From an optimization exercise on the open Yosys and OpenROAD flow, aimed at small area and a short achievable clock period; shortcuts taken in it are not production practice. RTL that was checked went through simulation tests only; none was proved equivalent to the original. Some runs may be left out. An edit can pass the tests and still lose a function that they never use. Function not checked in runs 3 and 4: the RTL went through the layout flow alone. Power is estimated from default activity; no workload was simulated.

==> design/flow/design.v <==
module procsn32(
    input clock,
    input [31:0] inst,
    output [31:0] result
    );
    wire [2:0] f3 = inst[14:12];
    wire [3:0] op = inst[3:0];
    wire d_add  = (f3 == 3'd0) & (op == 4'b0001);
    wire d_sub  = (f3 == 3'd1) & (op == 4'b0001);
    wire d_sll  = (f3 == 3'd0) & (op == 4'b0011);
    wire d_srl  = (f3 == 3'd1) & (op == 4'b0011);
    wire d_sra  = (f3 == 3'd2) & (op == 4'b0011);
    wire d_slt  = (f3 == 3'd0) & (op == 4'b0111);
    wire d_sltu = (f3 == 3'd1) & (op == 4'b0111);
    wire d_xor  = (f3 == 3'd0) & (op == 4'b1111);
    wire d_or   = (f3 == 3'd1) & (op == 4'b1111);
    wire d_and  = (f3 == 3'd2) & (op == 4'b1111);
    wire d_addi = (f3 == 3'd0) & (op == 4'b0101);
    reg [31:0] s1_sel1, s1_sel2;    
    reg [4:0]  s1_rd;
    reg [11:0] s1_imm;              
    reg        s1_inv;
    reg        s1_sum, s1_shr, s1_shl, s1_sra, s1_slt, s1_signed;
    reg        s1_xor, s1_or, s1_and;
    always @(posedge clock) begin
        s1_sel1   <= 32'd1 << inst[19:15];
        s1_sel2   <= d_addi ? 32'd0 : 32'd1 << inst[24:20];
        s1_rd     <= inst[11:7];
        s1_imm    <= d_addi ? inst[31:20] : 12'd0;
        s1_inv    <= d_sub | d_slt | d_sltu;
        s1_sum    <= d_add | d_sub | d_addi;
        s1_shr    <= d_srl | d_sra;
        s1_shl    <= d_sll;
        s1_sra    <= d_sra;
        s1_slt    <= d_slt | d_sltu;
        s1_signed <= d_slt;
        s1_xor    <= d_xor;
        s1_or     <= d_or;
        s1_and    <= d_and;
    end
    reg  [31:0] outP;               
    reg  [31:0] wb_n;               
    reg  [4:0]  s2_rd;
    reg  [31:0] s3_we;              
    reg  [31:0] rf [0:31];
    integer i;
    always @(posedge clock)
        for (i = 0; i < 32; i = i + 1)
            if (s3_we[i]) rf[i] <= ~wb_n;
    wire [31:0] sel1 = s1_sel1;
    wire [31:0] sel2 = s1_sel2;
    reg [31:0] rd1, rd2;
    always @(*) begin
        rd1 = 32'd0;
        rd2 = 32'd0;
        for (i = 0; i < 32; i = i + 1) begin
            rd1 = rd1 | ({32{sel1[i]}} & rf[i]);
            rd2 = rd2 | ({32{sel2[i]}} & rf[i]);
        end
    end
    wire [31:0] opa = rd1;
    wire [31:0] opb = (rd2 | {{20{s1_imm[11]}}, s1_imm}) ^ {32{s1_inv}};
    reg [31:0] s2_a, s2_b;
    reg [4:0]  s2_sh;               
    reg        s2_cin, s2_sum, s2_shr, s2_shl, s2_fill, s2_slt, s2_signed;
    reg        s2_xor, s2_or, s2_and;
    always @(posedge clock) begin
        s2_a      <= opa;
        s2_b      <= opb;
        s2_sh     <= (s1_shr | s1_shl) ? rd2[4:0] : 5'd0;
        s2_rd     <= s1_rd;
        s2_cin    <= s1_inv;
        s2_sum    <= s1_sum;
        s2_shr    <= s1_shr;
        s2_shl    <= s1_shl;
        s2_fill   <= s1_sra & rd1[31];
        s2_slt    <= s1_slt;
        s2_signed <= s1_signed;
        s2_xor    <= s1_xor;
        s2_or     <= s1_or;
        s2_and    <= s1_and;
    end
    wire [33:0] sum_w = {1'b0, s2_a, 1'b1} + {1'b0, s2_b, s2_cin};
    wire [31:0] sum   = sum_w[32:1];
    wire        cout  = sum_w[33];
    wire        lt    = ~cout ^ (s2_signed & ~(s2_a[31] ^ s2_b[31]));
    reg  [31:0] a_rev;
    always @(*)
        for (i = 0; i < 32; i = i + 1)
            a_rev[i] = s2_a[31-i];
    wire [31:0] sha = s2_shl ? a_rev : s2_a;
    wire [63:0] shx = {{32{s2_fill}}, sha} >> s2_sh;
    wire [31:0] shr = shx[31:0];
    reg  [31:0] shl;
    always @(*)
        for (i = 0; i < 32; i = i + 1)
            shl[i] = shr[31-i];
    wire [31:0] alu =
          ({32{s2_sum}} & sum)
        | ({32{s2_shr}} & shr)
        | ({32{s2_shl}} & shl)
        | ({32{s2_xor}} & (s2_a ^ s2_b))
        | ({32{s2_or}}  & (s2_a | s2_b))
        | ({32{s2_and}} & (s2_a & s2_b))
        | {31'd0, s2_slt & lt};
    always @(posedge clock) begin
        outP  <= alu;
        wb_n  <= ~alu;
        s3_we <= 32'd1 << s2_rd;
    end
    assign result = outP;
endmodule
==> design/flow/flow/run.sh <==
#!/bin/bash
# Layout flow: the standard ORFS flow, with the port buffers made of
# ordinary buffers (sized by repair like any other buffer) instead of the
# delay cells buffer_ports picks by default.
set -euo pipefail
export BUFFER_PORTS_ARGS="-buffer_cell sky130_fd_sc_hd__buf_4"
bash standard.sh finish > standard.log 2>&1
==> design/flow/standard.sh <==
#!/bin/bash
# synth_recipe.tcl (not shown) runs the flow's synth.tcl, then flattens the netlist and writes it again
# the make line also repeats each setting of config.mk as NAME=value (left out here)
make -C /OpenROAD-flow-scripts/flow DESIGN_CONFIG=/design/flow/config.mk WORK_HOME=/design/flow/orfs CLKGATE_MAP_FILE= SYNTH_SCRIPT=/design/flow/synth_recipe.tcl "${@:-finish}"
==> design/flow/config.mk <==
export PLATFORM = sky130hd
export DESIGN_NAME = procsn32
export DESIGN_NICKNAME = procsn32
export VERILOG_FILES = /design/flow/design.v
export SDC_FILE = /design/flow/constraint.sdc
export NUM_CORES = 4
export LEC_CHECK = 0
export ABC_AREA = 1
export CAP_MARGIN = 20
export CORE_MARGIN = 2
export CORE_UTILIZATION = 40
export SETUP_SLACK_MARGIN = 2.0
export SLEW_MARGIN = 20
export TNS_END_PERCENT = 20
==> design/flow/constraint.sdc <==
create_clock -name core_clock -period 4.6 [get_ports {clock}]
set_input_delay 0.9200 -clock core_clock [delete_from_list [all_inputs] [get_ports {clock}]]
set_output_delay 0.9200 -clock core_clock [all_outputs]
set_load 0.01 [all_outputs]
==> run_1/clock_nets.png <==
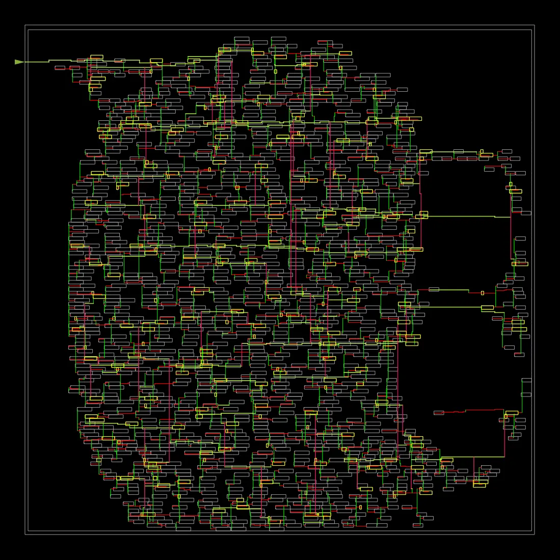
clock-net power: 11.3 mW
Clock Latency Late Sink: 800 ps
clock sink count: 1295
clkbuf count: 194

==> run_1/route_heat.png <==
38 x 38 tiles, from white (low) to dark blue (high), scaled to the fullest tile. Values are wire area over tile area, all layers added.
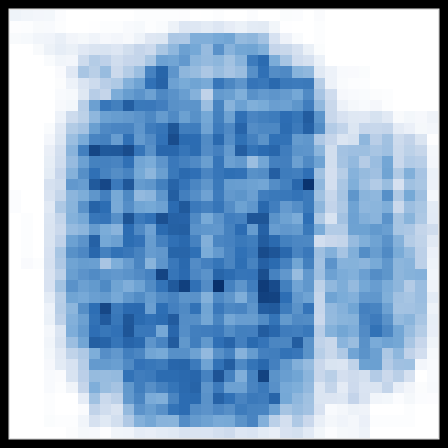
The mean over all tiles is 0.35. 18% of the tiles are nearly empty. The emptiest ninth of the die: north-east.

==> flow_summary_export.csv, run 1 <==
group,metric,value,unit
power_and_ir_drop,p_switching,6.78,mW
finish,final_cell_mix,"1818 x nand2_1, 1024 x edfxtp_1, 494 x nand3_1",
worst_setup_path,crit_buf_inv,1,
synth,async_reset_ff_frac,0,
synth,synth_compound_area_frac,0.0765,
floorplan,nWellTaps,1890,
synth,synth_top_family_by_area,"simple AND/OR/NAND/NOR gates",
timing,max_freq,357,MHz
global_route,grt_pass1_wl,364,mm
finish,stdcell_count,7725,
placement,hpwlAfterDp,169,mm
finish,multi_input_area,18400,µm²
status,status,"complete, no violations",
worst_setup_path,crit_top_cell,"nand4_1",
finish,multi_input_area_share,0.283,
clocking,clkTransAtPathRegs,60,ps
finish,signal_buffers,235,
floorplan,die_width,382,µm
detailed_routing,ant_nets,0,
finish,fillerInstances,13237,
finish,largest_class,"registers",
finish,nMultiInputCombCells,3657,
synth,seq_area_frac_synth,0.634,
synth,ys.warnings.count,2,
global_route,grtUsageMet2,0.523,
finish,n_antenna_cell,4,
timing,tightest_slew,1330,ps
==> run_1/pinout.png <==
The bar under the picture is 100 µm long. Pins as bars across the die edge, other pins in grey.
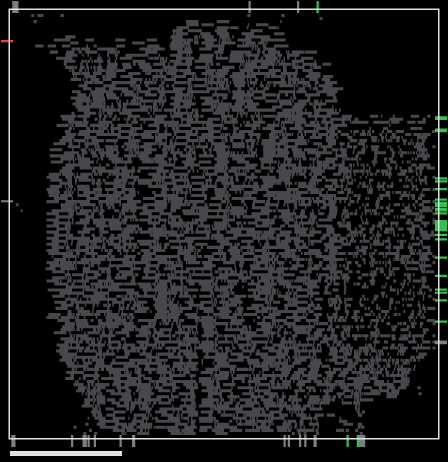
Red marks clock, pins 1, direction input, edge west. Green marks result, pins 32, direction output, edge 29 east, 2 south, 1 north.
All pins by edge: 31 east, 24 south, 8 north, 2 west.
PortBufs: 61
Die Y: 382 µm

[run 1: worst paths after layout]
kind               start  endpoint  slack (ps)  cells after the start
min reg2reg       s1_xor    s2_xor         330                      0
max reg2reg  s1_sel2[20]  s2_b[11]        1800                      6
max          s1_sel2[20]  s2_b[11]        1800                      6
min              inst[8]  s1_rd[1]         240                      1
[run 1: Yosys cell counts, types with 5 or more instances]
cell type,instances,share of area
nor2_2,5,0.00055
nor2_1,247,0.016
inv_1,376,0.025
o2111ai_1,11,0.0017
nor3_1,36,0.0032
dfxtp_1,271,0.095
clkbuf_1,217,0.014
nor4_1,46,0.0050
a2111oi_0,10,0.0015
nand3_1,497,0.044
a211oi_1,37,0.0049
nand2_2,8,0.00088
edfxtp_1,1024,0.54
o21ai_0,42,0.0037
buf_1,30,0.0020
inv_2,7,0.00046
o21bai_1,5,0.00066
nand2_1,1824,0.12
nand4_1,299,0.033
a22o_1,179,0.027
a21oi_1,104,0.0091
ha_1,64,0.014
a221oi_1,148,0.023
o211ai_1,10,0.0013
nand3b_1,13,0.0017
o22ai_1,20,0.0022
clkinv_1,5,0.00033
buf_2,25,0.0022
xor2_1,27,0.0041
==> run_1/port_trees.png <==
The bar under the picture is 100 µm long.
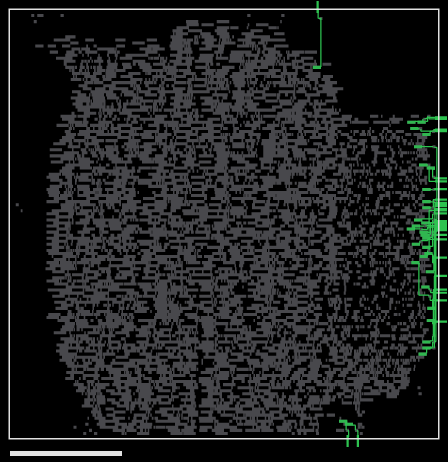

==> run 2, diff against run 1 <==
--- a/design/flow/design.v
+++ b/design/flow/design.v
@@ -39,6 +39,5 @@
         s1_and    <= d_and;
     end
-    reg  [31:0] outP;               
-    reg  [31:0] wb_n;               
+    reg  [31:0] outP;
     reg  [4:0]  s2_rd;
     reg  [31:0] s3_we;              
@@ -47,5 +46,5 @@
     always @(posedge clock)
         for (i = 0; i < 32; i = i + 1)
-            if (s3_we[i]) rf[i] <= ~wb_n;
+            if (s3_we[i]) rf[i] <= outP;
     wire [31:0] sel1 = s1_sel1;
     wire [31:0] sel2 = s1_sel2;
@@ -106,5 +105,4 @@
     always @(posedge clock) begin
         outP  <= alu;
-        wb_n  <= ~alu;
         s3_we <= 32'd1 << s2_rd;
     end
--- a/design/flow/config.mk
+++ b/design/flow/config.mk
@@ -9,5 +9,5 @@
 export CAP_MARGIN = 20
 export CORE_MARGIN = 2
-export CORE_UTILIZATION = 40
+export CORE_UTILIZATION = 45
 export SETUP_SLACK_MARGIN = 2.0
 export SLEW_MARGIN = 20
==> run_2/port_trees.png <==
The bar under the picture is 100 µm long.
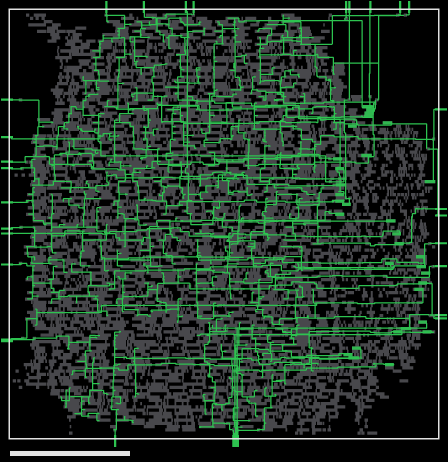
Green marks result, direction output, edge 10 west, 9 north, 7 east, 6 south, end cells 32, buffers 52, wire 15700 µm.
I/O pins: 65

==> flow_summary_export.csv, run 2 <==
group,metric,value,unit
power_and_ir_drop,p_switching,6.71,mW
clocking,clkTransAtPathRegs,60,ps
floorplan,die_width,356,µm
synth,yosysTopAreaCell,"edfxtp_1",
worst_setup_path,crit_path_top_delay_cell,"dfxtp_2",
min_path,hp-start,"inst[9]",
worst_setup_path,r2r_cells,6,
worst_setup_path,r2r_slack,1850,ps
worst_setup_path,crit_top_cell,"nand3_1",
synth,yosys-top-cells-count,"1922 x nand2_1, 1024 x edfxtp_1, 527 x nand3_1, 330 x nand4_1, 274 x inv_1",
floorplan,die_h,356,µm
timing,period_minus_slack,2750,ps
worst_setup_path,crit_buf_inv,1,
clocking,clock_latency,770,ps
worst_setup_path,timing.rr.start,"s1_sel2[7]",
finish,multi_input_area,18300,µm²
placement,port_buffers,61,
synth,async_reset_ff_frac,0,
finish,fillerInstances,11115,
finish,final_cell_mix,"1919 x nand2_1, 1024 x edfxtp_1, 527 x nand3_1",
synth,ys.warnings.count,2,
finish,stdcell_count,7341,
power_and_ir_drop,powerClk,10.9,mW
placement,hpwlAfterDp,157,mm
synth,yosys-top-cells-area,"edfxtp_1 55%, nand2_1 13%, dfxtp_1 8.6%, nand3_1 4.7%, nand4_1 3.7%",
status,status,"complete, no violations",
min_path,hold_end,"s1_rd[2]",
synth,seq_area_frac_synth,0.636,
detailed_routing,ant_nets,0,
global_route,grt_pass1_wl,350,mm
synth,synth_top_area_frac,0.550,
worst_setup_path,worstPathRequired,5190,ps
clocking,ctsRootBufferMaster,"clkbuf_16",
timing,tightest_slew,1350,ps
min_path,whs_path_depth,1,
clocking,cts.sinks,1263,
timing,max_freq,364,MHz
==> run_2/util_map.png <==
The bar under the picture is 100 µm long. 36 x 36 tiles, from white (low) to dark blue (high), 0 to 100% covered.
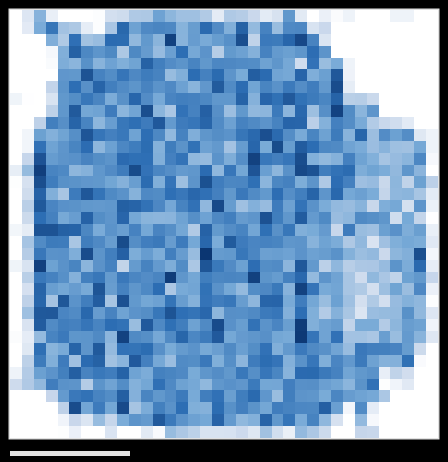
The emptiest ninth of the die: north-east. 13% of the tiles are nearly empty. The mean over all tiles is 48%. 11% of the tiles are over 75% full. The fullest tile reaches 98%.

[run 2: cell type report]
type,instances,area share
Timing Repair inverter,1,0.000119
Clock inverter,66,0.0112
Tap cell,1637,0.0324
Sequential cell,1263,0.565
Timing Repair Buffer,222,0.0276
Inverter,279,0.0167
Antenna cell,8,0.000317
Clock buffer,178,0.0579
Multi-Input combinational cell,3687,0.289
[run 2: metal layers]
metal | part of all wire | global-route usage
met3 | 0.16 | 0.135
met5 | 0.000078 | 0.00222
met1 | 0.34 | 0.501
met4 | 0.085 | 0.271
met2 | 0.42 | 0.582
[run 2: cells by family after synthesis]
group	share of synthesized area
simple gates	0.241
flops	0.636
compound gates	0.0665
fa+ha+maj	0.0147
xor+xnor	0.00423
buf+inv	0.0384
[run 2: worst max path at each step]
stage                     startpoint           to  depth (start not counted)
after global routing         s2_a[4]     outP[10]                         11
after detailed placement    inst[14]  s1_sel2[24]                          8
final                     s1_sel2[7]     s2_b[20]                          6
after global placement      inst[14]  s1_sel2[11]                          8
after CTS                   outP[22]   result[22]                          2
after floorplan             inst[14]  s1_sel2[10]                          7
==> run_2/route_heat.png <==
36 x 36 tiles, from white (low) to dark blue (high), scaled to the fullest tile. Values are wire area over tile area, all layers added.
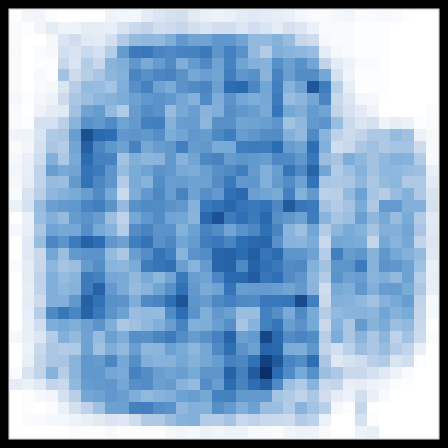

==> run 3, diff against run 2 <==
--- a/design/flow/design.v
+++ b/design/flow/design.v
@@ -20,5 +20,5 @@
     reg [4:0]  s1_rd;
     reg [11:0] s1_imm;              
-    reg        s1_inv;
+    reg        s1_inv, s1_rev;
     reg        s1_sum, s1_shr, s1_shl, s1_sra, s1_slt, s1_signed;
     reg        s1_xor, s1_or, s1_and;
@@ -29,4 +29,5 @@
         s1_imm    <= d_addi ? inst[31:20] : 12'd0;
         s1_inv    <= d_sub | d_slt | d_sltu;
+        s1_rev    <= d_sll;
         s1_sum    <= d_add | d_sub | d_addi;
         s1_shr    <= d_srl | d_sra;
@@ -58,8 +59,11 @@
         end
     end
-    wire [31:0] opa = rd1;
+    reg [31:0] rd1_rev;
+    always @(*)
+        for (i = 0; i < 32; i = i + 1)
+            rd1_rev[i] = rd1[31-i];
+    wire [31:0] opa = s1_rev ? rd1_rev : rd1;
     wire [31:0] opb = (rd2 | {{20{s1_imm[11]}}, s1_imm}) ^ {32{s1_inv}};
     reg [31:0] s2_a, s2_b;
-    reg [4:0]  s2_sh;               
     reg        s2_cin, s2_sum, s2_shr, s2_shl, s2_fill, s2_slt, s2_signed;
     reg        s2_xor, s2_or, s2_and;
@@ -67,5 +71,4 @@
         s2_a      <= opa;
         s2_b      <= opb;
-        s2_sh     <= (s1_shr | s1_shl) ? rd2[4:0] : 5'd0;
         s2_rd     <= s1_rd;
         s2_cin    <= s1_inv;
@@ -84,10 +87,6 @@
     wire        cout  = sum_w[33];
     wire        lt    = ~cout ^ (s2_signed & ~(s2_a[31] ^ s2_b[31]));
-    reg  [31:0] a_rev;
-    always @(*)
-        for (i = 0; i < 32; i = i + 1)
-            a_rev[i] = s2_a[31-i];
-    wire [31:0] sha = s2_shl ? a_rev : s2_a;
-    wire [63:0] shx = {{32{s2_fill}}, sha} >> s2_sh;
+    wire [4:0]  sh  = s2_b[4:0];
+    wire [63:0] shx = {{32{s2_fill}}, s2_a} >> sh;
     wire [31:0] shr = shx[31:0];
     reg  [31:0] shl;
==> design/flow/run.sh (new file) <==
#!/bin/bash
# synth_recipe.tcl (not shown) runs the flow's synth.tcl, then flattens the netlist and writes it again
# the make line also repeats each setting of config.mk as NAME=value (left out here)
make -C /OpenROAD-flow-scripts/flow DESIGN_CONFIG=/design/flow/config.mk WORK_HOME=/design/flow/orfs CLKGATE_MAP_FILE= SYNTH_SCRIPT=/design/flow/synth_recipe.tcl finish
--- a/design/flow/config.mk
+++ b/design/flow/config.mk
@@ -6,5 +6,5 @@
 export NUM_CORES = 4
 export LEC_CHECK = 0
-export ABC_AREA = 1
+export ABC_CLOCK_PERIOD_IN_PS = 2400
 export CAP_MARGIN = 20
 export CORE_MARGIN = 2
removed: design/flow/flow/run.sh
removed: design/flow/standard.sh
==> run_3/route_heat.png <==
35 x 35 tiles, from white (low) to dark blue (high), scaled to the fullest tile. Values are wire area over tile area, all layers added.
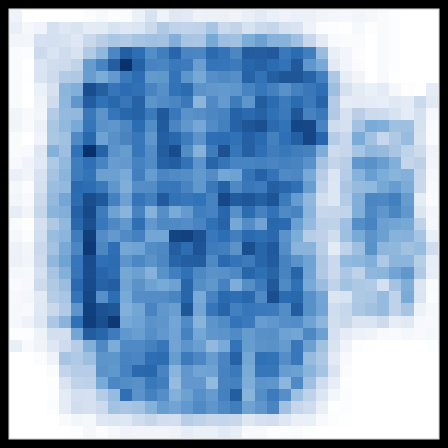
The emptiest ninth of the die: south-east. The mean over all tiles is 0.40. 12% of the tiles are nearly empty. The fullest tile reaches 0.97. The densest ninth of the die: centre. 47% of the tiles are over half the peak.
Post-Route WL: 252 mm
drt wl/cell: 45.2 µm
vias: 43772
total track usage: 0.405

==> flow_summary_export.csv, run 3 <==
group,metric,value,unit
detailed_routing,wl_met1,83.1,mm
synth,synthMuxAreaShare,0.0249,
worst_setup_path,r2r_slack,1600,ps
placement,hpwlAfterDp,144,mm
synth,synth_top_family_by_area,"compound AO/OA/AOI/OAI gates",
global_route,use_met1,0.507,
finish,clock_area_frac,0.0699,
worst_setup_path,timing.rr.start,"s1_sel1[4]",
detailed_routing,wl_met2,99.4,mm
worst_setup_path,worstPathRequired,5230,ps
status,status,"complete, no violations",
floorplan,die_width,347,µm
placement,port_buffers,61,
finish,multi_input_area_share,0.270,
synth,synthSimpleGateAreaFrac,0.0647,
floorplan,die_h,347,µm
finish,fillerInstances,9551,
synth,synth_compound_area_frac,0.192,
clocking,clkTransAtPathRegs,60,ps
finish,multi_input_area,16600,µm²
synth,synthAdderAreaFrac,0.0155,
worst_setup_path,r2r-end,"s2_a[19]",
detailed_routing,ant_nets,0,
min_path,hold_end,"s2_slt",
clocking,clock_latency,770,ps
worst_setup_path,r2r_cells,6,
global_route,grtUsageMet3,0.206,
finish,layout.nonclk_buf_frac,0.0422,
finish,final_cell_mix,"1024 x edfxtp_1, 520 x a22oi_1, 232 x a221oi_1",
synth,seq_area_frac_synth,0.669,
clocking,ctsRootBufferMaster,"clkbuf_16",
worst_setup_path,crit_path_top_delay_cell,"or4_1",
finish,nNonClkInverters,83,
finish,nMultiInputCombCells,2182,
timing,period_minus_slack,3000,ps
synth,yosys-top-cells-count,"1024 x edfxtp_1, 521 x a22oi_1, 234 x clkbuf_1, 234 x dfxtp_1, 232 x a221oi_1",
finish,largest_class,"registers",
finish,n_antenna_cell,10,
floorplan,ios,65,
timing,max_freq,333,MHz
min_path,hp-start,"s1_slt",
global_route,grtUsageMet2,0.551,
==> run_3/clock_nets.png <==
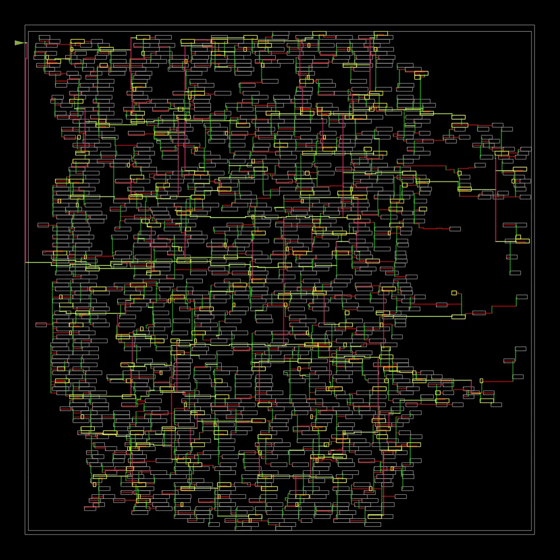
clock sink count: 1258
clock-net power: 10.8 mW
clkbuf count: 177
clock skew: 42.3 ps
seq_cells: 1258

[run 3: cell count changes in the layout (fill, tap and decap cells not counted), sizes merged, moves of 50 or more]
cell	previous run	this run
nand2	1922	142
a22oi	0	521
nand3	527	111
nand4	330	134
inv	282	93
nor2	224	134
a221oi	145	232
a22o	156	224
clkdlybuf4s50	0	50
[run 3: per-stage QoR]
step,util,hold slack [ps],setup WS (ps)
2_1_floorplan,-,310,1920
3_3_place_gp,0.480,310,1250
3_5_place_dp,0.480,312,1220
4_1_cts,0.524,323,1730
5_1_grt,0.527,334,1690
6_report,0.527,324,1600
[run 3: how the worst max path moves through the flow]
stage / from / to / slack [ps] / cells after the start
3_5_place_dp: s2_a[16] / outP[30] / 1220 / 10
6_report: s1_sel1[4] / s2_a[19] / 1600 / 6
5_1_grt: s2_b[0] / outP[19] / 1690 / 9
2_1_floorplan: s2_b[2] / outP[23] / 1920 / 12
4_1_cts: outP[7] / result[7] / 1730 / 2
3_3_place_gp: s2_a[16] / outP[30] / 1250 / 10
[run 3: critical path, delay by kind of cell, from the launching register on]
family	cells	cell delay [ps]
simple gates	2	930
compound gates	2	560
flops	1	520
buf+inv	1	440
mux	1	410
==> run_3/pinout.png <==
The bar under the picture is 100 µm long. Pins as bars across the die edge, other pins in grey.
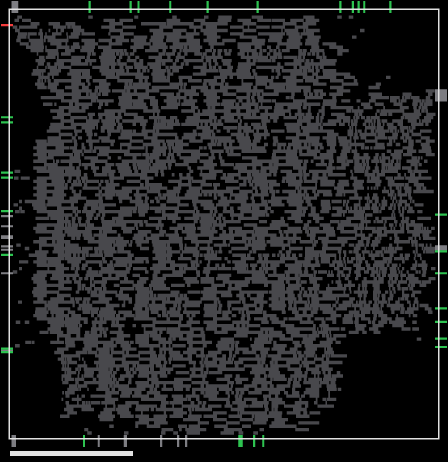

==> run 4, diff against run 3 <==
==> design/flow/design.v (replaced) <==
`timescale 1ns / 1ps
module procsn32(
    input clock,
    input [31:0] inst,
    output [31:0] result
    );
    wire [4:0] rs1_num, rs2_num, rd_num;
    reg [4:0] rd_num_r, rd_num_rr;
    wire [3:0] ctrl;
    wire [11:0] imm;
    wire [31:0]  rs1, rs2;
    wire [31:0] inst_r,outP;
    inst_dec ID (inst, rs1_num, rs2_num, rd_num, inst_r, clock);
    control CTRL (inst_r, ctrl, imm, clock);
    always@(posedge clock) begin
    rd_num_r <= rd_num;
    rd_num_rr <= rd_num_r;
    end 
    ALU ALU (rs1, rs2, imm, ctrl, outP, clock);
    regBank regB(clock, rs1_num, rs2_num, rd_num_rr, outP, rs1, rs2);
    assign result = outP;
endmodule
module regBank(input clock, input [4:0] rs1_num, rs2_num, dataW_num, 
               input [31:0] dataW, output reg [31:0] data1, data2);
reg [31:0] regBank [0:31];   
always@(posedge clock) begin
data1 <= regBank[rs1_num];
data2 <= regBank[rs2_num];
regBank[dataW_num] <= dataW;
end
endmodule
module inst_dec(input [31:0] inst, 
    output [4:0] rs1_num, rs2_num, rd_num,
    output reg [31:0] inst_r, input clock);
always@(posedge clock) inst_r <= inst;
assign rs1_num = inst_r[19:15];    
assign rs2_num = inst_r[24:20];    
assign rd_num = inst_r[11:7];   
endmodule
module control(input [31:0] inst, output reg [3:0] ctrl,
               output reg [11:0] imm, input clock);
parameter   ADD = 10'b0000001, SUB = 10'b0010001, SLL = 10'b0000011,
            SRL = 10'b0010011, SRA = 10'b0100011, SLT = 10'b0000111,
            SLTU= 10'b0010111, XOR = 10'b0001111, OR  = 10'b0011111,
            AND = 10'b0101111, ADDI = 10'b0000101;        
    always@(posedge clock) begin                 
    imm <= inst[31:20];
    case({inst[14:12],inst[3:0]})  
            ADD : ctrl <= 4'h1;
            SUB : ctrl <= 4'h2;
            SLL : ctrl <= 4'h3; 
            SRL : ctrl <= 4'h4;
            SRA : ctrl <= 4'h5;
            SLT : ctrl <= 4'h6;
            SLTU: ctrl <= 4'h7;
            XOR : ctrl <= 4'h8;
            OR  : ctrl <= 4'h9;
            AND : ctrl <= 4'ha;
            ADDI: ctrl <= 4'hb;
            default : ctrl <= 4'h0;
    endcase
    end
endmodule
module ALU(input [31:0] rs1, input [31:0] rs2, input [11:0] imm,
             input [3:0] ctrl, output reg [31:0] outP, input clock);
always@(posedge clock) begin 
case(ctrl)  
4'h1 : outP <= rs1 + rs2 ;
4'h2 : outP <= rs1 - rs2 ;
4'h3 : outP <= rs1 << rs2[4:0] ; 
4'h4 : outP <= rs1 >> rs2[4:0] ;
4'h5 : outP <= $signed(rs1) >>> rs2[4:0] ;
4'h6 : outP <= ($signed(rs1) < $signed(rs2)) 
              ? 32'h00000001 : 32'h00000000 ;
4'h7 : outP <= (rs1 < rs2) 
              ? 32'h00000001 : 32'h00000000 ;
4'h8 : outP <= rs1 ^ rs2 ;
4'h9 : outP <= rs1 | rs2 ;
4'ha : outP <= rs1 & rs2 ;
4'hb : outP <= rs1 + {{20{imm[11]}}, imm} ;
default : outP <= 32'h00000000 ;
endcase
end
endmodule
==> design/flow/config.mk (replaced) <==
export PLATFORM = sky130hd
export DESIGN_NAME = procsn32
export DESIGN_NICKNAME = procsn32
export VERILOG_FILES = /design/flow/design.v
export SDC_FILE = /design/flow/constraint.sdc
export NUM_CORES = 4
export LEC_CHECK = 0
export CAP_MARGIN = 20
export CORE_MARGIN = 2
export CORE_UTILIZATION = 40
export SLEW_MARGIN = 20
==> run_4/pinout.png <==
The bar under the picture is 100 µm long. Pins as bars across the die edge, other pins in grey.
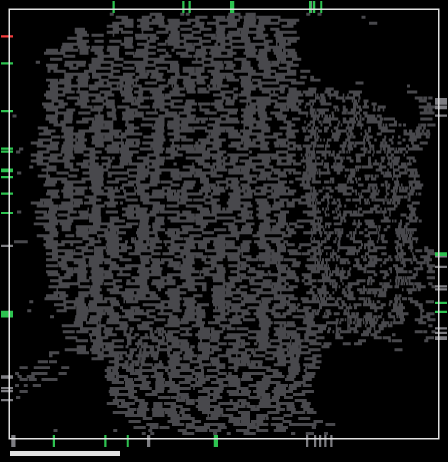
Red marks clock, pins 1, direction input, edge west. Green marks result, pins 32, direction output, edge 13 west, 9 north, 6 south, 4 east.
All pins by edge: 20 west, 19 east, 16 south, 10 north.

==> run_4/route_heat.png <==
39 x 39 tiles, from white (low) to dark blue (high), scaled to the fullest tile. Values are wire area over tile area, all layers added.
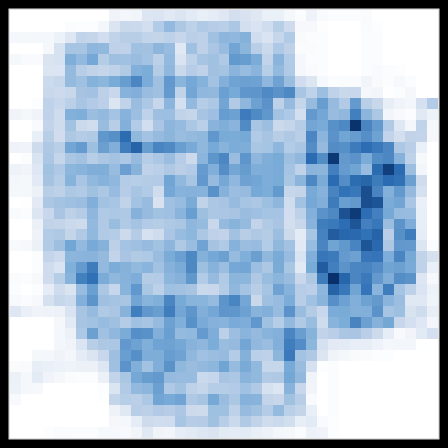
The emptiest ninth of the die: south-east. 16% of the tiles are nearly empty. The densest ninth of the die: east. 17% of the tiles are over half the peak.
total track usage: 0.241
drt wl/cell: 32.7 µm
Post-Route WL: 182 mm

==> flow_summary_export.csv, run 4 <==
group,metric,value,unit
finish,final_cell_mix,"1024 x edfxtp_1, 700 x mux4_2, 175 x nor2_1",
synth,ys.warnings.count,5,
worst_setup_path,startpoint,"CTRL.ctrl[3]",
worst_setup_path,endpoint_kind,"flip-flop",
timing,max_freq,238,MHz
synth,synth_xor_area_frac,0.00725,
worst_setup_path,critPathKind,"flip-flop to flip-flop",
power_and_ir_drop,p_switching,7.63,mW
clocking,clock_latency,780,ps
timing,period_minus_slack,4210,ps
timing,hold_ws,330,ps
synth,synthMuxAreaShare,0.288,
floorplan,ios,65,
status,status,"complete, no violations",
detailed_routing,ant_nets,0,
flow_run,cap_viol_max_count,0,
power_and_ir_drop,peakVddDrop,0.000409,V
timing,maxSlewViolCount,0,
power_and_ir_drop,clkPwrFrac,0.375,
finish,stdcell_count,5580,
worst_setup_path,crit_end,"ALU.outP[27]",
synth,synthSimpleGateAreaFrac,0.0357,
timing,finalHoldViolations,0,
synth,synth_top_family_by_area,"multiplexers",
synth,synth_top_area_frac,0.519,
synth,seq_area_frac_synth,0.570,
timing,tightest_slew,1180,ps
worst_setup_path,r2r_slack,390,ps
timing,setup_viol,0,
placement,place_ws,-74.6,ps
worst_setup_path,worstPathRequired,5310,ps
worst_setup_path,timing.rr.start,"CTRL.ctrl[3]",
synth,synth_compound_area_frac,0.0485,
synth,yosysTopAreaCell,"edfxtp_1",
synth,yosysMostFrequentCell,"edfxtp_1",
global_route,use_met1,0.338,
placement,hpwlAfterDp,115,mm
placement,port_buffers,61,
synth,yosys-top-cells-area,"edfxtp_1 52%, mux4_2 27%, dfxtp_1 5.1%, ha_1 2.7%, mux2_2 1.5%",
clocking,cts.sinks,1175,
global_route,top_usage_layer,"met2",
finish,n_antenna_cell,0,
global_route,grtUsageMet3,0.0469,
synth,async_reset_ff_frac,0,
power_and_ir_drop,powerClk,10.4,mW
power_and_ir_drop,p_comb_frac,0.172,
floorplan,die_h,389,µm
clocking,clkTransAtPathRegs,60,ps
worst_setup_path,r2r-end,"ALU.outP[27]",
finish,utilization,0.458,
global_route,grtUsageMet2,0.384,
clocking,ctsRootBufferMaster,"clkbuf_16",
synth,synthAdderAreaFrac,0.0279,
worst_setup_path,r2r_cells,14,
global_route,grt_pass1_wl,260,mm
floorplan,die_width,389,µm
## run 4: routing by layer
layer,part of all wire,vias to the layer above
met1,0.41,18792
met2,0.47,1810
li1,-,14505
met5,0,-
met3,0.090,298
met4,0.029,0
## run 4: cell type report
cell class	instances	area, µm²
clock buffer	178	3660
clock inverter	63	594
fill	12439	79800
inverter	93	349
multi-input combinational	1904	24400
sequential	1175	33800
tap	1930	2410
timing repair buffer	237	2280
## run 4: how the worst min path moves through the flow
stage / slack, ps / endpoint / cells past startpoint / startpoint
finish: 330 / rd_num_rr[2] / 0 / rd_num_r[2]
global route: 340 / rd_num_r[3] / 0 / ID.inst_r[10]
CTS: 330 / rd_num_r[3] / 0 / ID.inst_r[10]
detailed placement: 320 / CTRL.imm[7] / 0 / ID.inst_r[27]
global placement: 320 / rd_num_rr[4] / 0 / rd_num_r[4]
floorplan: 310 / CTRL.imm[10] / 0 / ID.inst_r[30]
## run 4: worst max-delay path, cell delays in order (launching register included)
cell	delay, ps
dfxtp_1	400
nor2b_1	290
nand3_4	310
mux2_2	370
ha_1	340
o21ai_0	140
o21bai_2	350
a2111oi_0	180
buf_4	170
o31a_1	320
o21ai_1	240
a21oi_1	180
or4_1	540
a21oi_1	190
a211o_1	120
==> run_4/util_map.png <==
The bar under the picture is 100 µm long. 39 x 39 tiles, from white (low) to dark blue (high), 0 to 100% covered.
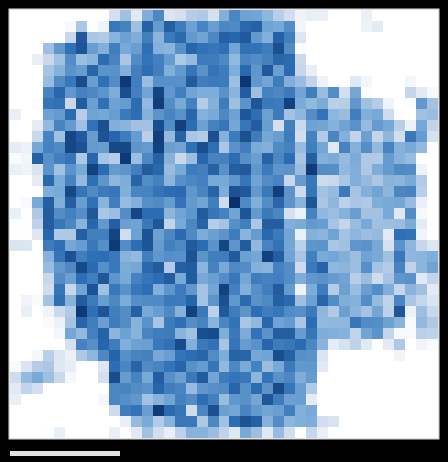

--- run 5 (changed files replaced; the others as in run 4) ---
removed: design/flow/run.sh
==> design/flow/design.v <==
module procsn32(
    input clock,
    input [31:0] inst,
    output [31:0] result
    );
    integer i, l;
    wire [2:0] f3 = inst[14:12];
    wire [3:0] op = inst[3:0];
    wire d_add  = (f3 == 3'd0) & (op == 4'b0001);
    wire d_sub  = (f3 == 3'd1) & (op == 4'b0001);
    wire d_sll  = (f3 == 3'd0) & (op == 4'b0011);
    wire d_srl  = (f3 == 3'd1) & (op == 4'b0011);
    wire d_sra  = (f3 == 3'd2) & (op == 4'b0011);
    wire d_slt  = (f3 == 3'd0) & (op == 4'b0111);
    wire d_sltu = (f3 == 3'd1) & (op == 4'b0111);
    wire d_xor  = (f3 == 3'd0) & (op == 4'b1111);
    wire d_or   = (f3 == 3'd1) & (op == 4'b1111);
    wire d_and  = (f3 == 3'd2) & (op == 4'b1111);
    wire d_addi = (f3 == 3'd0) & (op == 4'b0101);
    wire [31:0] dec1 = 32'd1 << inst[19:15];
    wire [31:0] dec2 = d_addi ? 32'd0 : 32'd1 << inst[24:20];
    reg [31:0] s1_sel1, s1_sel2;        
    reg [4:0]  s1_rd;
    reg [11:0] s1_imm;                  
    reg        s1_inv, s1_shift;
    reg        s1_sum, s1_shr, s1_shl, s1_sra, s1_slt, s1_signed;
    reg        s1_xor, s1_or, s1_and;
    always @(posedge clock) begin
        s1_sel1   <= dec1;
        s1_sel2   <= dec2;
        s1_rd     <= inst[11:7];
        s1_imm    <= d_addi ? inst[31:20] : 12'd0;
        s1_inv    <= d_sub | d_slt | d_sltu;
        s1_shift  <= d_sll | d_srl | d_sra;
        s1_sum    <= d_add | d_sub | d_addi;
        s1_shr    <= d_srl | d_sra;
        s1_shl    <= d_sll;
        s1_sra    <= d_sra;
        s1_slt    <= d_slt | d_sltu;
        s1_signed <= d_slt;
        s1_xor    <= d_xor;
        s1_or     <= d_or;
        s1_and    <= d_and;
    end
    reg  [31:0] outP;               
    reg  [31:0] wb_n;               
    reg  [4:0]  s2_rd;
    reg  [31:0] s3_we;              
    reg  [31:0] rf [0:31];
    always @(posedge clock)
        for (i = 0; i < 32; i = i + 1)
            if (s3_we[i]) rf[i] <= ~wb_n;
    reg [31:0] rd1, rd2;
    always @(*) begin
        rd1 = 32'd0;
        rd2 = 32'd0;
        for (i = 0; i < 32; i = i + 1) begin
            rd1 = rd1 | ({32{s1_sel1[i]}} & rf[i]);
            rd2 = rd2 | ({32{s1_sel2[i]}} & rf[i]);
        end
    end
    wire [31:0] opa = rd1;
    wire [31:0] opb = (rd2 | {{20{s1_imm[11]}}, s1_imm}) ^ {32{s1_inv}};
    reg [31:0] s2_a, s2_p, s2_g;    
    reg [4:0]  s2_sh;               
    reg        s2_cin, s2_sum, s2_shr, s2_shl, s2_fill, s2_slt, s2_signed;
    reg        s2_norev;            
    reg        s2_xor, s2_or, s2_and;
    always @(posedge clock) begin
        s2_a      <= opa;
        s2_p      <= opa | opb;
        s2_g      <= opa & opb;
        s2_sh     <= s1_shift ? rd2[4:0] : 5'd0;
        s2_rd     <= s1_rd;
        s2_cin    <= s1_inv;
        s2_sum    <= s1_sum;
        s2_shr    <= s1_shr;
        s2_shl    <= s1_shl;
        s2_norev  <= ~s1_shl;
        s2_fill   <= s1_sra & rd1[31];
        s2_slt    <= s1_slt;
        s2_signed <= s1_signed;
        s2_xor    <= s1_xor;
        s2_or     <= s1_or;
        s2_and    <= s1_and;
    end
    reg [31:0] gk [0:5];
    reg [31:0] pk [0:5];
    always @(*) begin
        gk[0] = {s2_g[31:1], s2_g[0] | (s2_p[0] & s2_cin)};
        pk[0] = {s2_p[31:1], 1'b0};
        for (l = 0; l < 5; l = l + 1)
            for (i = 0; i < 32; i = i + 1)
                if (i >= (1 << l)) begin
                    gk[l+1][i] = gk[l][i] | (pk[l][i] & gk[l][i - (1 << l)]);
                    pk[l+1][i] = pk[l][i] & pk[l][i - (1 << l)];
                end else begin
                    gk[l+1][i] = gk[l][i];
                    pk[l+1][i] = pk[l][i];
                end
    end
    wire [31:0] carry = {gk[5][30:0], s2_cin};    
    wire        cout  = gk[5][31];
    wire [31:0] x     = s2_p & ~s2_g;               
    wire [31:0] sum   = x ^ carry;
    wire        lt    = ~cout ^ (s2_signed & ~x[31]);
    reg  [31:0] a_rev;
    always @(*)
        for (i = 0; i < 32; i = i + 1)
            a_rev[i] = s2_a[31-i];
    wire [31:0] sha = s2_norev ? s2_a : a_rev;
    wire [63:0] shx = {{32{s2_fill}}, sha} >> s2_sh;
    wire [31:0] shr = shx[31:0];
    reg  [31:0] shl;
    always @(*)
        for (i = 0; i < 32; i = i + 1)
            shl[i] = shr[31-i];
    wire [31:0] other =
          ({32{s2_shr}} & shr)
        | ({32{s2_shl}} & shl)
        | ({32{s2_xor}} & x)
        | ({32{s2_or}}  & s2_p)
        | ({32{s2_and}} & s2_g);
    wire [31:0] alu = other
        | ({32{s2_sum}} & sum)
        | {31'd0, s2_slt & lt};
    always @(posedge clock) begin
        outP  <= alu;
        wb_n  <= ~alu;
        s3_we <= 32'd1 << s2_rd;
    end
    assign result = outP;
endmodule
==> design/flow/flow/run.sh <==
#!/bin/bash
# Layout flow: the standard ORFS flow, with the port buffers made of
# ordinary buffers (sized by repair like any other buffer) instead of the
# delay cells buffer_ports picks by default.
set -euo pipefail
export BUFFER_PORTS_ARGS="-buffer_cell sky130_fd_sc_hd__buf_4"
bash standard.sh finish > standard.log 2>&1
==> design/flow/standard.sh <==
#!/bin/bash
# synth_recipe.tcl (not shown) runs the flow's synth.tcl, then flattens the netlist and writes it again
# the make line also repeats each setting of config.mk as NAME=value (left out here)
make -C /OpenROAD-flow-scripts/flow DESIGN_CONFIG=/design/flow/config.mk WORK_HOME=/design/flow/orfs CLKGATE_MAP_FILE= SYNTH_SCRIPT=/design/flow/synth_recipe.tcl "${@:-finish}"
==> design/flow/config.mk <==
export PLATFORM = sky130hd
export DESIGN_NAME = procsn32
export DESIGN_NICKNAME = procsn32
export VERILOG_FILES = /design/flow/design.v
export SDC_FILE = /design/flow/constraint.sdc
export NUM_CORES = 4
export LEC_CHECK = 0
export ABC_AREA = 1
export CAP_MARGIN = 20
export CORE_MARGIN = 2
export CORE_UTILIZATION = 55
export CTS_CLUSTER_DIAMETER = 60
export CTS_CLUSTER_SIZE = 24
export PLACE_DENSITY = 0.7
export SETUP_SLACK_MARGIN = 2.5
export SLEW_MARGIN = 20
export TNS_END_PERCENT = 100
==> run_5/util_map.png <==
The bar under the picture is 100 µm long. 33 x 33 tiles, from white (low) to dark blue (high), 0 to 100% covered.
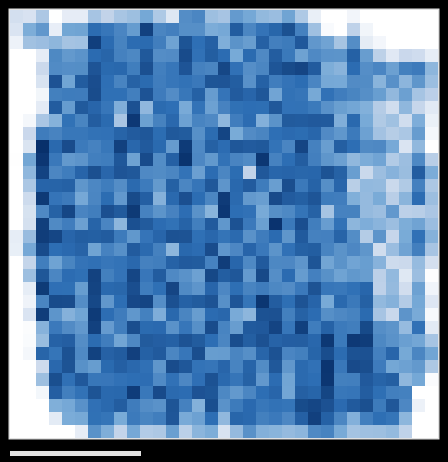
The fullest tile reaches 100%. 32% of the tiles are over 75% full. The mean over all tiles is 60%. The emptiest ninth of the die: north-east. 6.7% of the tiles are nearly empty.
initial core utilization: 0.554
final core utilization: 0.633
Core Region: 103000 µm²

==> run_5/port_trees.png <==
The bar under the picture is 100 µm long.
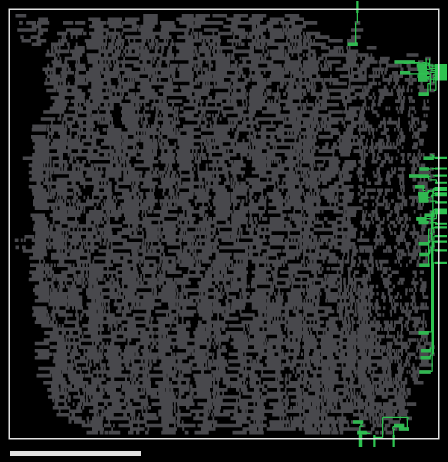
Green marks result, direction output, edge 27 east, 4 south, 1 north, end cells 32, buffers 32, wire 830 µm.

==> flow_summary_export.csv, run 5 <==
group,metric,value,unit
status,status,"complete, no violations",
detailed_routing,top_layer_used,"met5",
detailed_routing,wl_met2,103,mm
timing,setup_viol,0,
global_route,grtUsageMet3,0.249,
floorplan,ios,65,
clocking,cts.sinks,1329,
worst_setup_path,crit_end,"s2_g[6]",
clocking,ctsRootBufferMaster,"clkbuf_16",
worst_setup_path,cp_slowest_stage_delay,510,ps
timing,finalHoldViolations,0,
global_route,top_usage_layer,"met2",
detailed_routing,wl_met3,52.9,mm
global_route,gr-usage-all-layers,0.479,
worst_setup_path,crit_top_cell,"nand2_1",
worst_setup_path,crit_cells,8,
power_and_ir_drop,p_switching,7.03,mW
worst_setup_path,r2r_slack,2400,ps
timing,maxSlewViolCount,0,
finish,stdcell_count,7172,
synth,synthMuxAreaShare,0,
synth,async_reset_ff_frac,0,
detailed_routing,wirelength,265,mm
floorplan,die_width,327,µm
flow_run,cap_viol_max_count,0,
synth,yosysMostFrequentCell,"nand2_1",
detailed_routing,vias,52121,
worst_setup_path,crit_path_top_delay_cell,"dfxtp_4",
synth,yosys-top-cells-count,"1794 x nand2_1, 1024 x edfxtp_1, 425 x nand3_1, 386 x nand4_1, 324 x inv_1",
detailed_routing,wl_met1,78.4,mm
power_and_ir_drop,clkPwrFrac,0.382,
synth,ys.warnings.count,4,
power_and_ir_drop,p_comb_frac,0.084,
clocking,clkTransAtPathRegs,80,ps
synth,yosys-top-cells-area,"edfxtp_1 54%, nand2_1 12%, dfxtp_1 11%, nand4_1 4.2%, a22o_1 3.8%",
synth,seq_area_frac_synth,0.644,
timing,period_minus_slack,2200,ps
power_and_ir_drop,powerClk,9.69,mW
detailed_routing,ant_nets,0,
floorplan,die_h,327,µm
worst_setup_path,startpoint,"s1_sel2[15]",
power_and_ir_drop,peakVddDrop,0.000316,V
worst_setup_path,cp_top_family,"simple AND/OR/NAND/NOR gates",
timing,skew,28.4,ps
placement,place_ws,1810,ps
worst_setup_path,crit_chain,"buf_8 -> nand2_1 -> nand3_1 -> nor4_2 -> nand3_1 -> nand2_1 -> nand2_1 -> nor2_1",
synth,yosysTopAreaCell,"edfxtp_1",
synth,synth_top_area_frac,0.537,
worst_setup_path,timing.rr.start,"s1_sel2[15]",
synth,synth_compound_area_frac,0.0799,
worst_setup_path,r2r-end,"s2_g[6]",
timing,tightest_slew,1260,ps
finish,final_cell_mix,"1745 x nand2_1, 1024 x edfxtp_1, 396 x nand3_1",
timing,max_freq,456,MHz
global_route,use_met1,0.556,
synth,synth_xor_area_frac,0.000153,
synth,synth_top_family_by_area,"simple AND/OR/NAND/NOR gates",
global_route,grtUsageMet2,0.660,
worst_setup_path,endpoint_kind,"flip-flop",
worst_setup_path,worstPathRequired,5270,ps
## run 5: timing repair
action	4_1_cts	5_1_grt
buffers inserted	35	50
gates cloned	5	2
endpoints found under the setup margin	167	180
pin swaps	17	29
resized for setup	163	204
## run 5: cell type report
type / count / area, µm²
timing repair buffer: 280 / 2750
sequential: 1329 / 37200
tap: 1380 / 1730
timing repair inverter: 3 / 22.5
clock inverter: 78 / 1030
fill: 8147 / 37900
antenna: 12 / 30.0
multi-input combinational: 3646 / 18800
clock buffer: 105 / 2560
inverter: 339 / 1320
## run 5: kinds of logic (layout without fill, tap and decap cells)
logic type / after synthesis / after routing
AOI/OAI and AO/OA: 589 / 589
xor gates and xnor gates: 1 / 1
buffers and inverters: 614 / 805
DFF: 1329 / 1329
other: 0 / 12
and+or+nand+nor: 3056 / 3056
## run 5: worst min path at each step
stage	slack, ps	cells past startpoint	endpoint	from
final	290	1	s1_rd[1]	inst[8]
after detailed placement	310	0	s2_and	s1_and
after CTS	280	1	s1_rd[1]	inst[8]
after global routing	280	1	s1_rd[1]	inst[8]
after floorplan	310	0	s2_and	s1_and
after global placement	310	0	s2_and	s1_and
==> run_5/pinout.png <==
The bar under the picture is 100 µm long. Pins as bars across the die edge, other pins in grey.
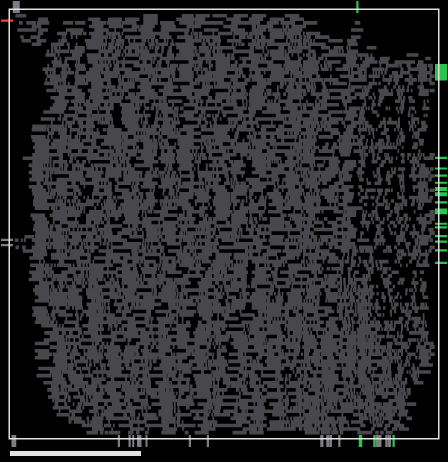

==> run 6, diff against run 5 <==
--- a/design/flow/config.mk
+++ b/design/flow/config.mk
@@ -9,8 +9,8 @@
 export CAP_MARGIN = 20
 export CORE_MARGIN = 2
-export CORE_UTILIZATION = 55
+export CORE_UTILIZATION = 60
 export CTS_CLUSTER_DIAMETER = 60
 export CTS_CLUSTER_SIZE = 24
-export PLACE_DENSITY = 0.7
+export PLACE_DENSITY = 0.75
 export SETUP_SLACK_MARGIN = 2.5
 export SLEW_MARGIN = 20
==> run_6/pinout.png <==
The bar under the picture is 100 µm long. Pins as bars across the die edge, other pins in grey.
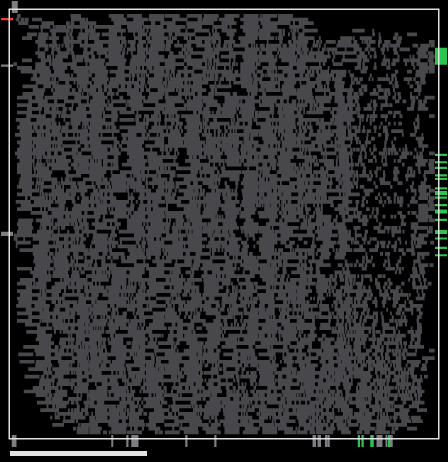
Green marks result, pins 32, direction output, edge 27 east, 5 south. Red marks clock, pins 1, direction input, edge west.
All pins by edge: 30 south, 27 east, 4 west, 4 north.

==> run_6/clock_nets.png <==
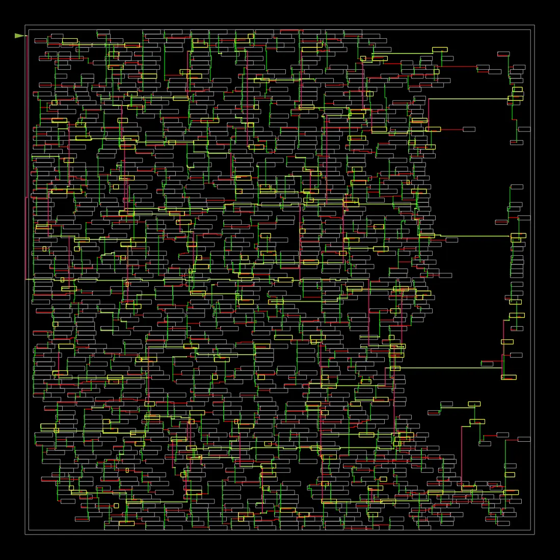
seq_cells: 1329
clock skew: 34.9 ps

==> flow_summary_export.csv, run 6 <==
group,metric,value,unit
status,status,"complete, no violations",
worst_setup_path,crit_top_cell,"nand2_1",
finish,fillerInstances,7006,
finish,clock_area_frac,0.0554,
detailed_routing,wirelength,256,mm
floorplan,die_h,313,µm
detailed_routing,vias,52031,
timing,maxSlewViolCount,0,
finish,n_antenna_cell,16,
worst_setup_path,crit_buf_inv,2,
finish,seq_area_frac,0.570,
flow_run,cap_viol_max_count,0,
finish,nMultiInputCombCells,3646,
worst_setup_path,crit_chain,"buf_4 -> a22o_1 -> a221oi_2 -> nand2_1 -> nor3_4 -> buf_12 -> nand2_1",
finish,nClkBuffers,107,
worst_setup_path,r2r-end,"s2_p[6]",
worst_setup_path,worstPathRequired,5230,ps
timing,setup_viol,0,
placement,port_buffers,61,
placement,place_ws,1840,ps
clocking,clock_latency,760,ps
synth,yosys-top-cells-count,"1794 x nand2_1, 1024 x edfxtp_1, 425 x nand3_1, 386 x nand4_1, 324 x inv_1",
power_and_ir_drop,peakVddDrop,0.000390,V
worst_setup_path,critPathKind,"flip-flop to flip-flop",
detailed_routing,ant_nets,0,
floorplan,initial_core_util,0.605,
finish,signal_buffers,275,
finish,final_cell_mix,"1742 x nand2_1, 1024 x edfxtp_1, 393 x nand3_1",
global_route,gr-usage-all-layers,0.511,
worst_setup_path,cp_top_family,"compound AO/OA/AOI/OAI gates",
worst_setup_path,crit_cells,7,
timing,finalHoldViolations,0,
finish,ff_latch_area,37200,µm²
timing,max_freq,452,MHz
clocking,cts.sinks,1329,
worst_setup_path,r2r_slack,2390,ps
synth,yosys-top-cells-area,"edfxtp_1 54%, nand2_1 12%, dfxtp_1 11%, nand4_1 4.2%, a22o_1 3.8%",
synth,synth_top_area_frac,0.537,
worst_setup_path,r2r_cells,7,
min_path,whs_path_depth,1,
synth,async_reset_ff_frac,0,
min_path,hp-start,"inst[11]",
worst_setup_path,crit_path_top_delay_cell,"dfxtp_4",
worst_setup_path,timing.rr.start,"s1_sel1[19]",
timing,tightest_slew,1390,ps
worst_setup_path,crit_end,"s2_p[6]",
worst_setup_path,startpoint,"s1_sel1[19]",
timing,fin_ws,2390,ps
floorplan,die_width,313,µm
finish,multi_input_area_share,0.289,
global_route,grt_pass1_wl,346,mm
placement,hpwlAfterDp,153,mm
finish,stdcell_count,7060,
finish,layout.nonclk_buf_frac,0.0397,
floorplan,nWellTaps,1265,
floorplan,ios,65,
finish,largest_class,"registers",
[run 6: cell counts after synthesis]
Identical to the previous run, type by type.
[run 6: cell families after synthesis]
group | Yosys count | share of synthesized area
AND/OR/NAND/NOR | 3056 | 0.234
flip-flops | 1329 | 0.644
XOR/XNOR | 1 | 0.000153
buffers and inverters | 614 | 0.0419
AO/OA/AOI/OAI | 589 | 0.0799
[run 6: repair_timing]
action                                  4_1_cts  5_1_grt
endpoints found under the setup margin      162      157
cloned                                        5        2
buffers inserted                             32       45
resized for setup                           182      206
pin swaps                                    13       28
[run 6: per-layer routing]
layer / GRT usage / wire, µm / part of all wire / vias up
met2: 0.703 / 99800 / 0.39 / 6083
met1: 0.593 / 74900 / 0.29 / 23673
met5: 0.00145 / 626 / 0.0024 / -
met4: 0.420 / 30100 / 0.12 / 27
li1: - / - / - / 20240
met3: 0.265 / 50100 / 0.20 / 2008
[run 6: power by group through the flow]
stage / Clock [mW] / Sequential, mW / Combinational [mW]
after floorplan: 0 / 13.6 / 1.08
after global routing: 10.0 / 13.6 / 2.24
after CTS: 9.53 / 13.5 / 1.89
final: 9.64 / 13.6 / 2.14
after global placement: 0 / 13.8 / 1.79
after detailed placement: 0 / 13.8 / 1.81
==> run_6/route_heat.png <==
31 x 31 tiles, from white (low) to dark blue (high), scaled to the fullest tile. Values are wire area over tile area, all layers added.
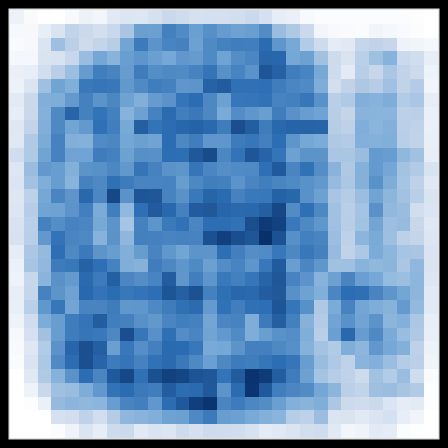

==> run 7, diff against run 6 <==
--- a/design/flow/config.mk
+++ b/design/flow/config.mk
@@ -9,8 +9,8 @@
 export CAP_MARGIN = 20
 export CORE_MARGIN = 2
-export CORE_UTILIZATION = 60
-export CTS_CLUSTER_DIAMETER = 60
-export CTS_CLUSTER_SIZE = 24
-export PLACE_DENSITY = 0.75
+export CORE_UTILIZATION = 65
+export CTS_CLUSTER_DIAMETER = 70
+export CTS_CLUSTER_SIZE = 27
+export PLACE_DENSITY = 0.8
 export SETUP_SLACK_MARGIN = 2.5
 export SLEW_MARGIN = 20
==> run_7/route_heat.png <==
30 x 30 tiles, from white (low) to dark blue (high), scaled to the fullest tile. Values are wire area over tile area, all layers added.
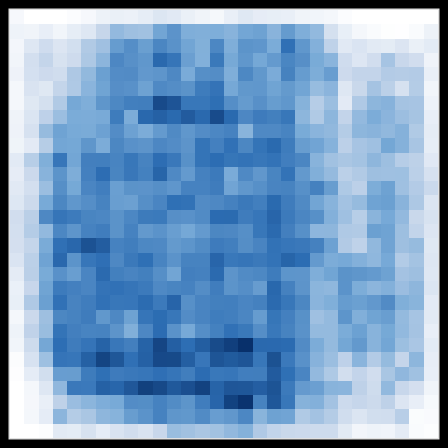
The mean over all tiles is 0.59. The fullest tile reaches 1.2. 54% of the tiles are over half the peak. The emptiest ninth of the die: north-east. 2.4% of the tiles are nearly empty.

==> flow_summary_export.csv, run 7 <==
group,metric,value,unit
detailed_routing,wirelength,259,mm
finish,nClkBuffers,94,
finish,stdcell_count,6931,
synth,yosysTopAreaCell,"edfxtp_1",
flow_run,cap_viol_max_count,0,
worst_setup_path,crit_buf_inv,3,
timing,fin_ws,2330,ps
global_route,grtUsageMet2,0.734,
synth,yosysMostFrequentCell,"nand2_1",
floorplan,nWellTaps,1155,
clocking,ctsRootBufferMaster,"clkbuf_16",
detailed_routing,wl_per_cell,37.3,µm
timing,setup_viol,0,
clocking,clock_latency,710,ps
floorplan,die_h,301,µm
finish,multi_input_area_share,0.294,
detailed_routing,vias,53494,
finish,ff_latch_area,37200,µm²
power_and_ir_drop,p_comb_frac,0.094,
min_path,whs_path_depth,0,
detailed_routing,ant_nets,0,
global_route,gr-usage-all-layers,0.553,
floorplan,ios,65,
worst_setup_path,critPathKind,"flip-flop to flip-flop",
synth,async_reset_ff_frac,0,
worst_setup_path,r2r_cells,7,
power_and_ir_drop,peakVddDrop,0.000414,V
status,status,"complete, no violations",
synth,yosys-top-cells-count,"1794 x nand2_1, 1024 x edfxtp_1, 425 x nand3_1, 386 x nand4_1, 324 x inv_1",
global_route,use_met1,0.620,
timing,maxSlewViolCount,0,
timing,max_freq,440,MHz
synth,seq_area_frac_synth,0.644,
timing,period_minus_slack,2270,ps
synth,yosys-top-cells-area,"edfxtp_1 54%, nand2_1 12%, dfxtp_1 11%, nand4_1 4.2%, a22o_1 3.8%",
worst_setup_path,cp_slowest_stage_delay,800,ps
finish,n_antenna_cell,32,
==> run_7/util_map.png <==
The bar under the picture is 100 µm long. 30 x 30 tiles, from white (low) to dark blue (high), 0 to 100% covered.
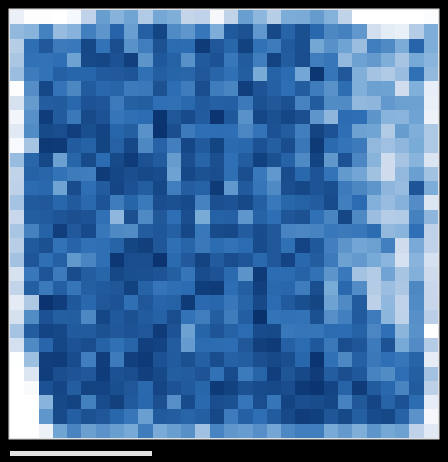
The mean over all tiles is 69%. 53% of the tiles are over 75% full. 2.2% of the tiles are nearly empty. The fullest tile reaches 100%.
final core utilization: 0.735
initial core utilization: 0.658
Core Region: 87000 µm²

## run 7: worst max path at each step
stage / startpoint / endpoint / depth (start not counted)
3_3_place_gp: s2_sh[2] / outP[9] / 9
2_1_floorplan: inst[14] / s1_sel2[10] / 7
3_5_place_dp: s2_sh[2] / outP[9] / 9
4_1_cts: s2_norev / wb_n[17] / 13
5_1_grt: s1_sel2[22] / s2_g[1] / 10
6_report: s1_sel1[30] / s2_g[5] / 7
## run 7: kinds of logic after synthesis
| kind of cell | after synthesis | synth area share |
|---|---|---|
| xor gates and xnor gates | 1 | 0.000153 |
| and+or+nand+nor | 3056 | 0.234 |
| AOI/OAI and AO/OA | 589 | 0.0799 |
| DFF | 1329 | 0.644 |
| buffers and inverters | 614 | 0.0419 |
## run 7: power by group through the flow
| stage | sequential (mW) | clock (mW) | combinational [mW] |
|---|---|---|---|
| global placement | 13.8 | 0 | 1.74 |
| finish | 13.6 | 7.15 | 2.14 |
| floorplan | 13.6 | 0 | 1.08 |
| CTS | 13.5 | 6.99 | 1.84 |
| global route | 13.6 | 7.38 | 2.21 |
| detailed placement | 13.8 | 0 | 1.76 |

==> gallery <==
Port wiring.
The bar under the picture is 100 µm long.
image #1
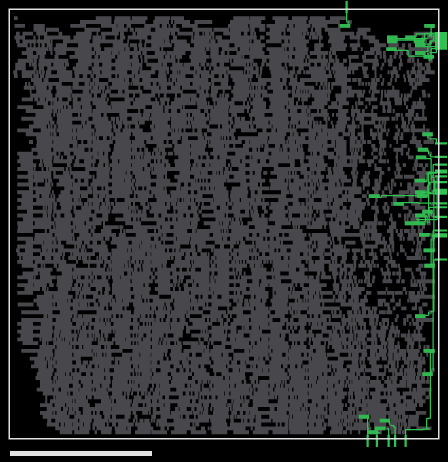
image #2
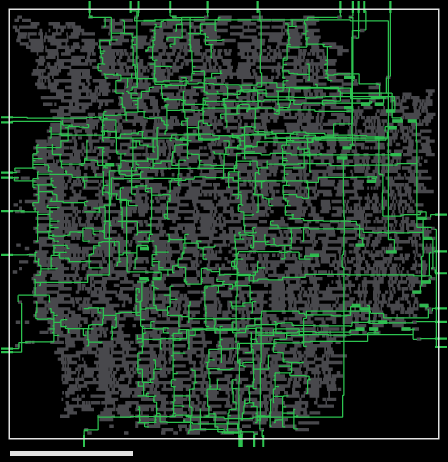
image #3
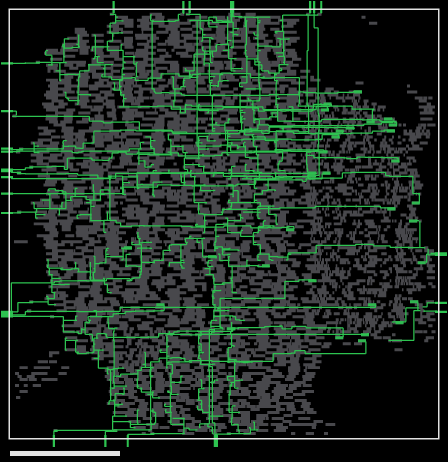
image #2 -> run 3
image #1 -> run 7
image #3 -> run 4


==> layout pictures side by side <==
Clock nets.
(a)
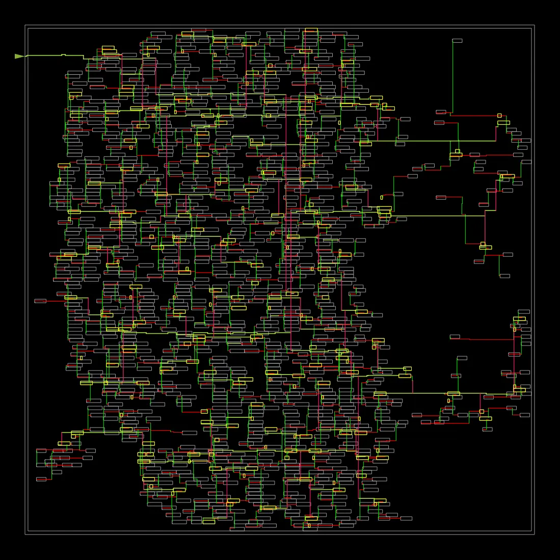
(b)
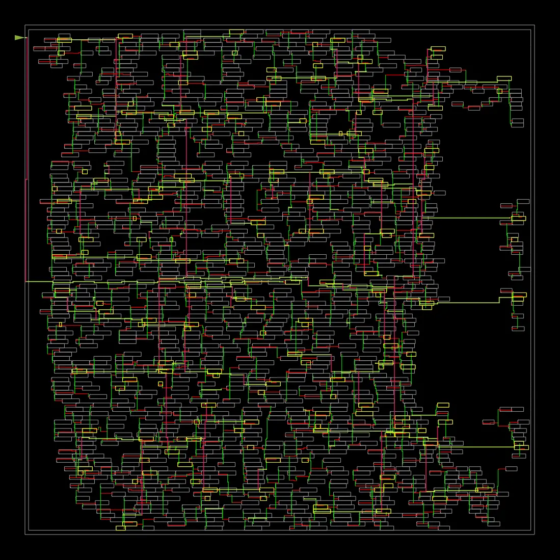
| from | picture |
|---|---|
| run 4 | (a) |
| run 5 | (b) |
- most clock buffers: (a)

## re-timing with driven ports
The flow's constraints put no driver on any port. The routed layouts listed below were extracted and timed again, unchanged, in two steps. Step 1 sets driving cells, clkbuf_16 on the clock port and buf_2 on the other inputs (assumed; they add their load-dependent delay and slew). Step 2 times the ports against the registers' clock, not the clock port: input delays grow and output delays shrink by t, the midpoint of the rising clock arrivals with the driver on. Slacks: ideal / step 1 / step 2; pairs: ideal / step 1.
run	t, ns	setup WS [ns]	worst register clock-pin slew, ns
run 1	0.869	1.797 / 1.797 / 1.797	0.07 / 0.07
run 2	0.832	1.854 / 1.813 / 1.854	0.07 / 0.07
run 3	0.827	1.597 / 1.597 / 1.597	0.07 / 0.07
run 4	0.844	0.394 / 0.394 / 0.394	0.06 / 0.06
run 5	0.810	2.405 / 2.392 / 2.003	0.10 / 0.10
run 6	0.808	2.388 / 2.388 / 2.066	0.09 / 0.09
run 7	0.764	2.325 / 2.325 / 2.083	0.12 / 0.12
After both steps every run listed still meets setup and hold. For run 5, which loses most, drivers alone change the setup slack by -0.013 ns; drivers and shift together by -0.402 ns.
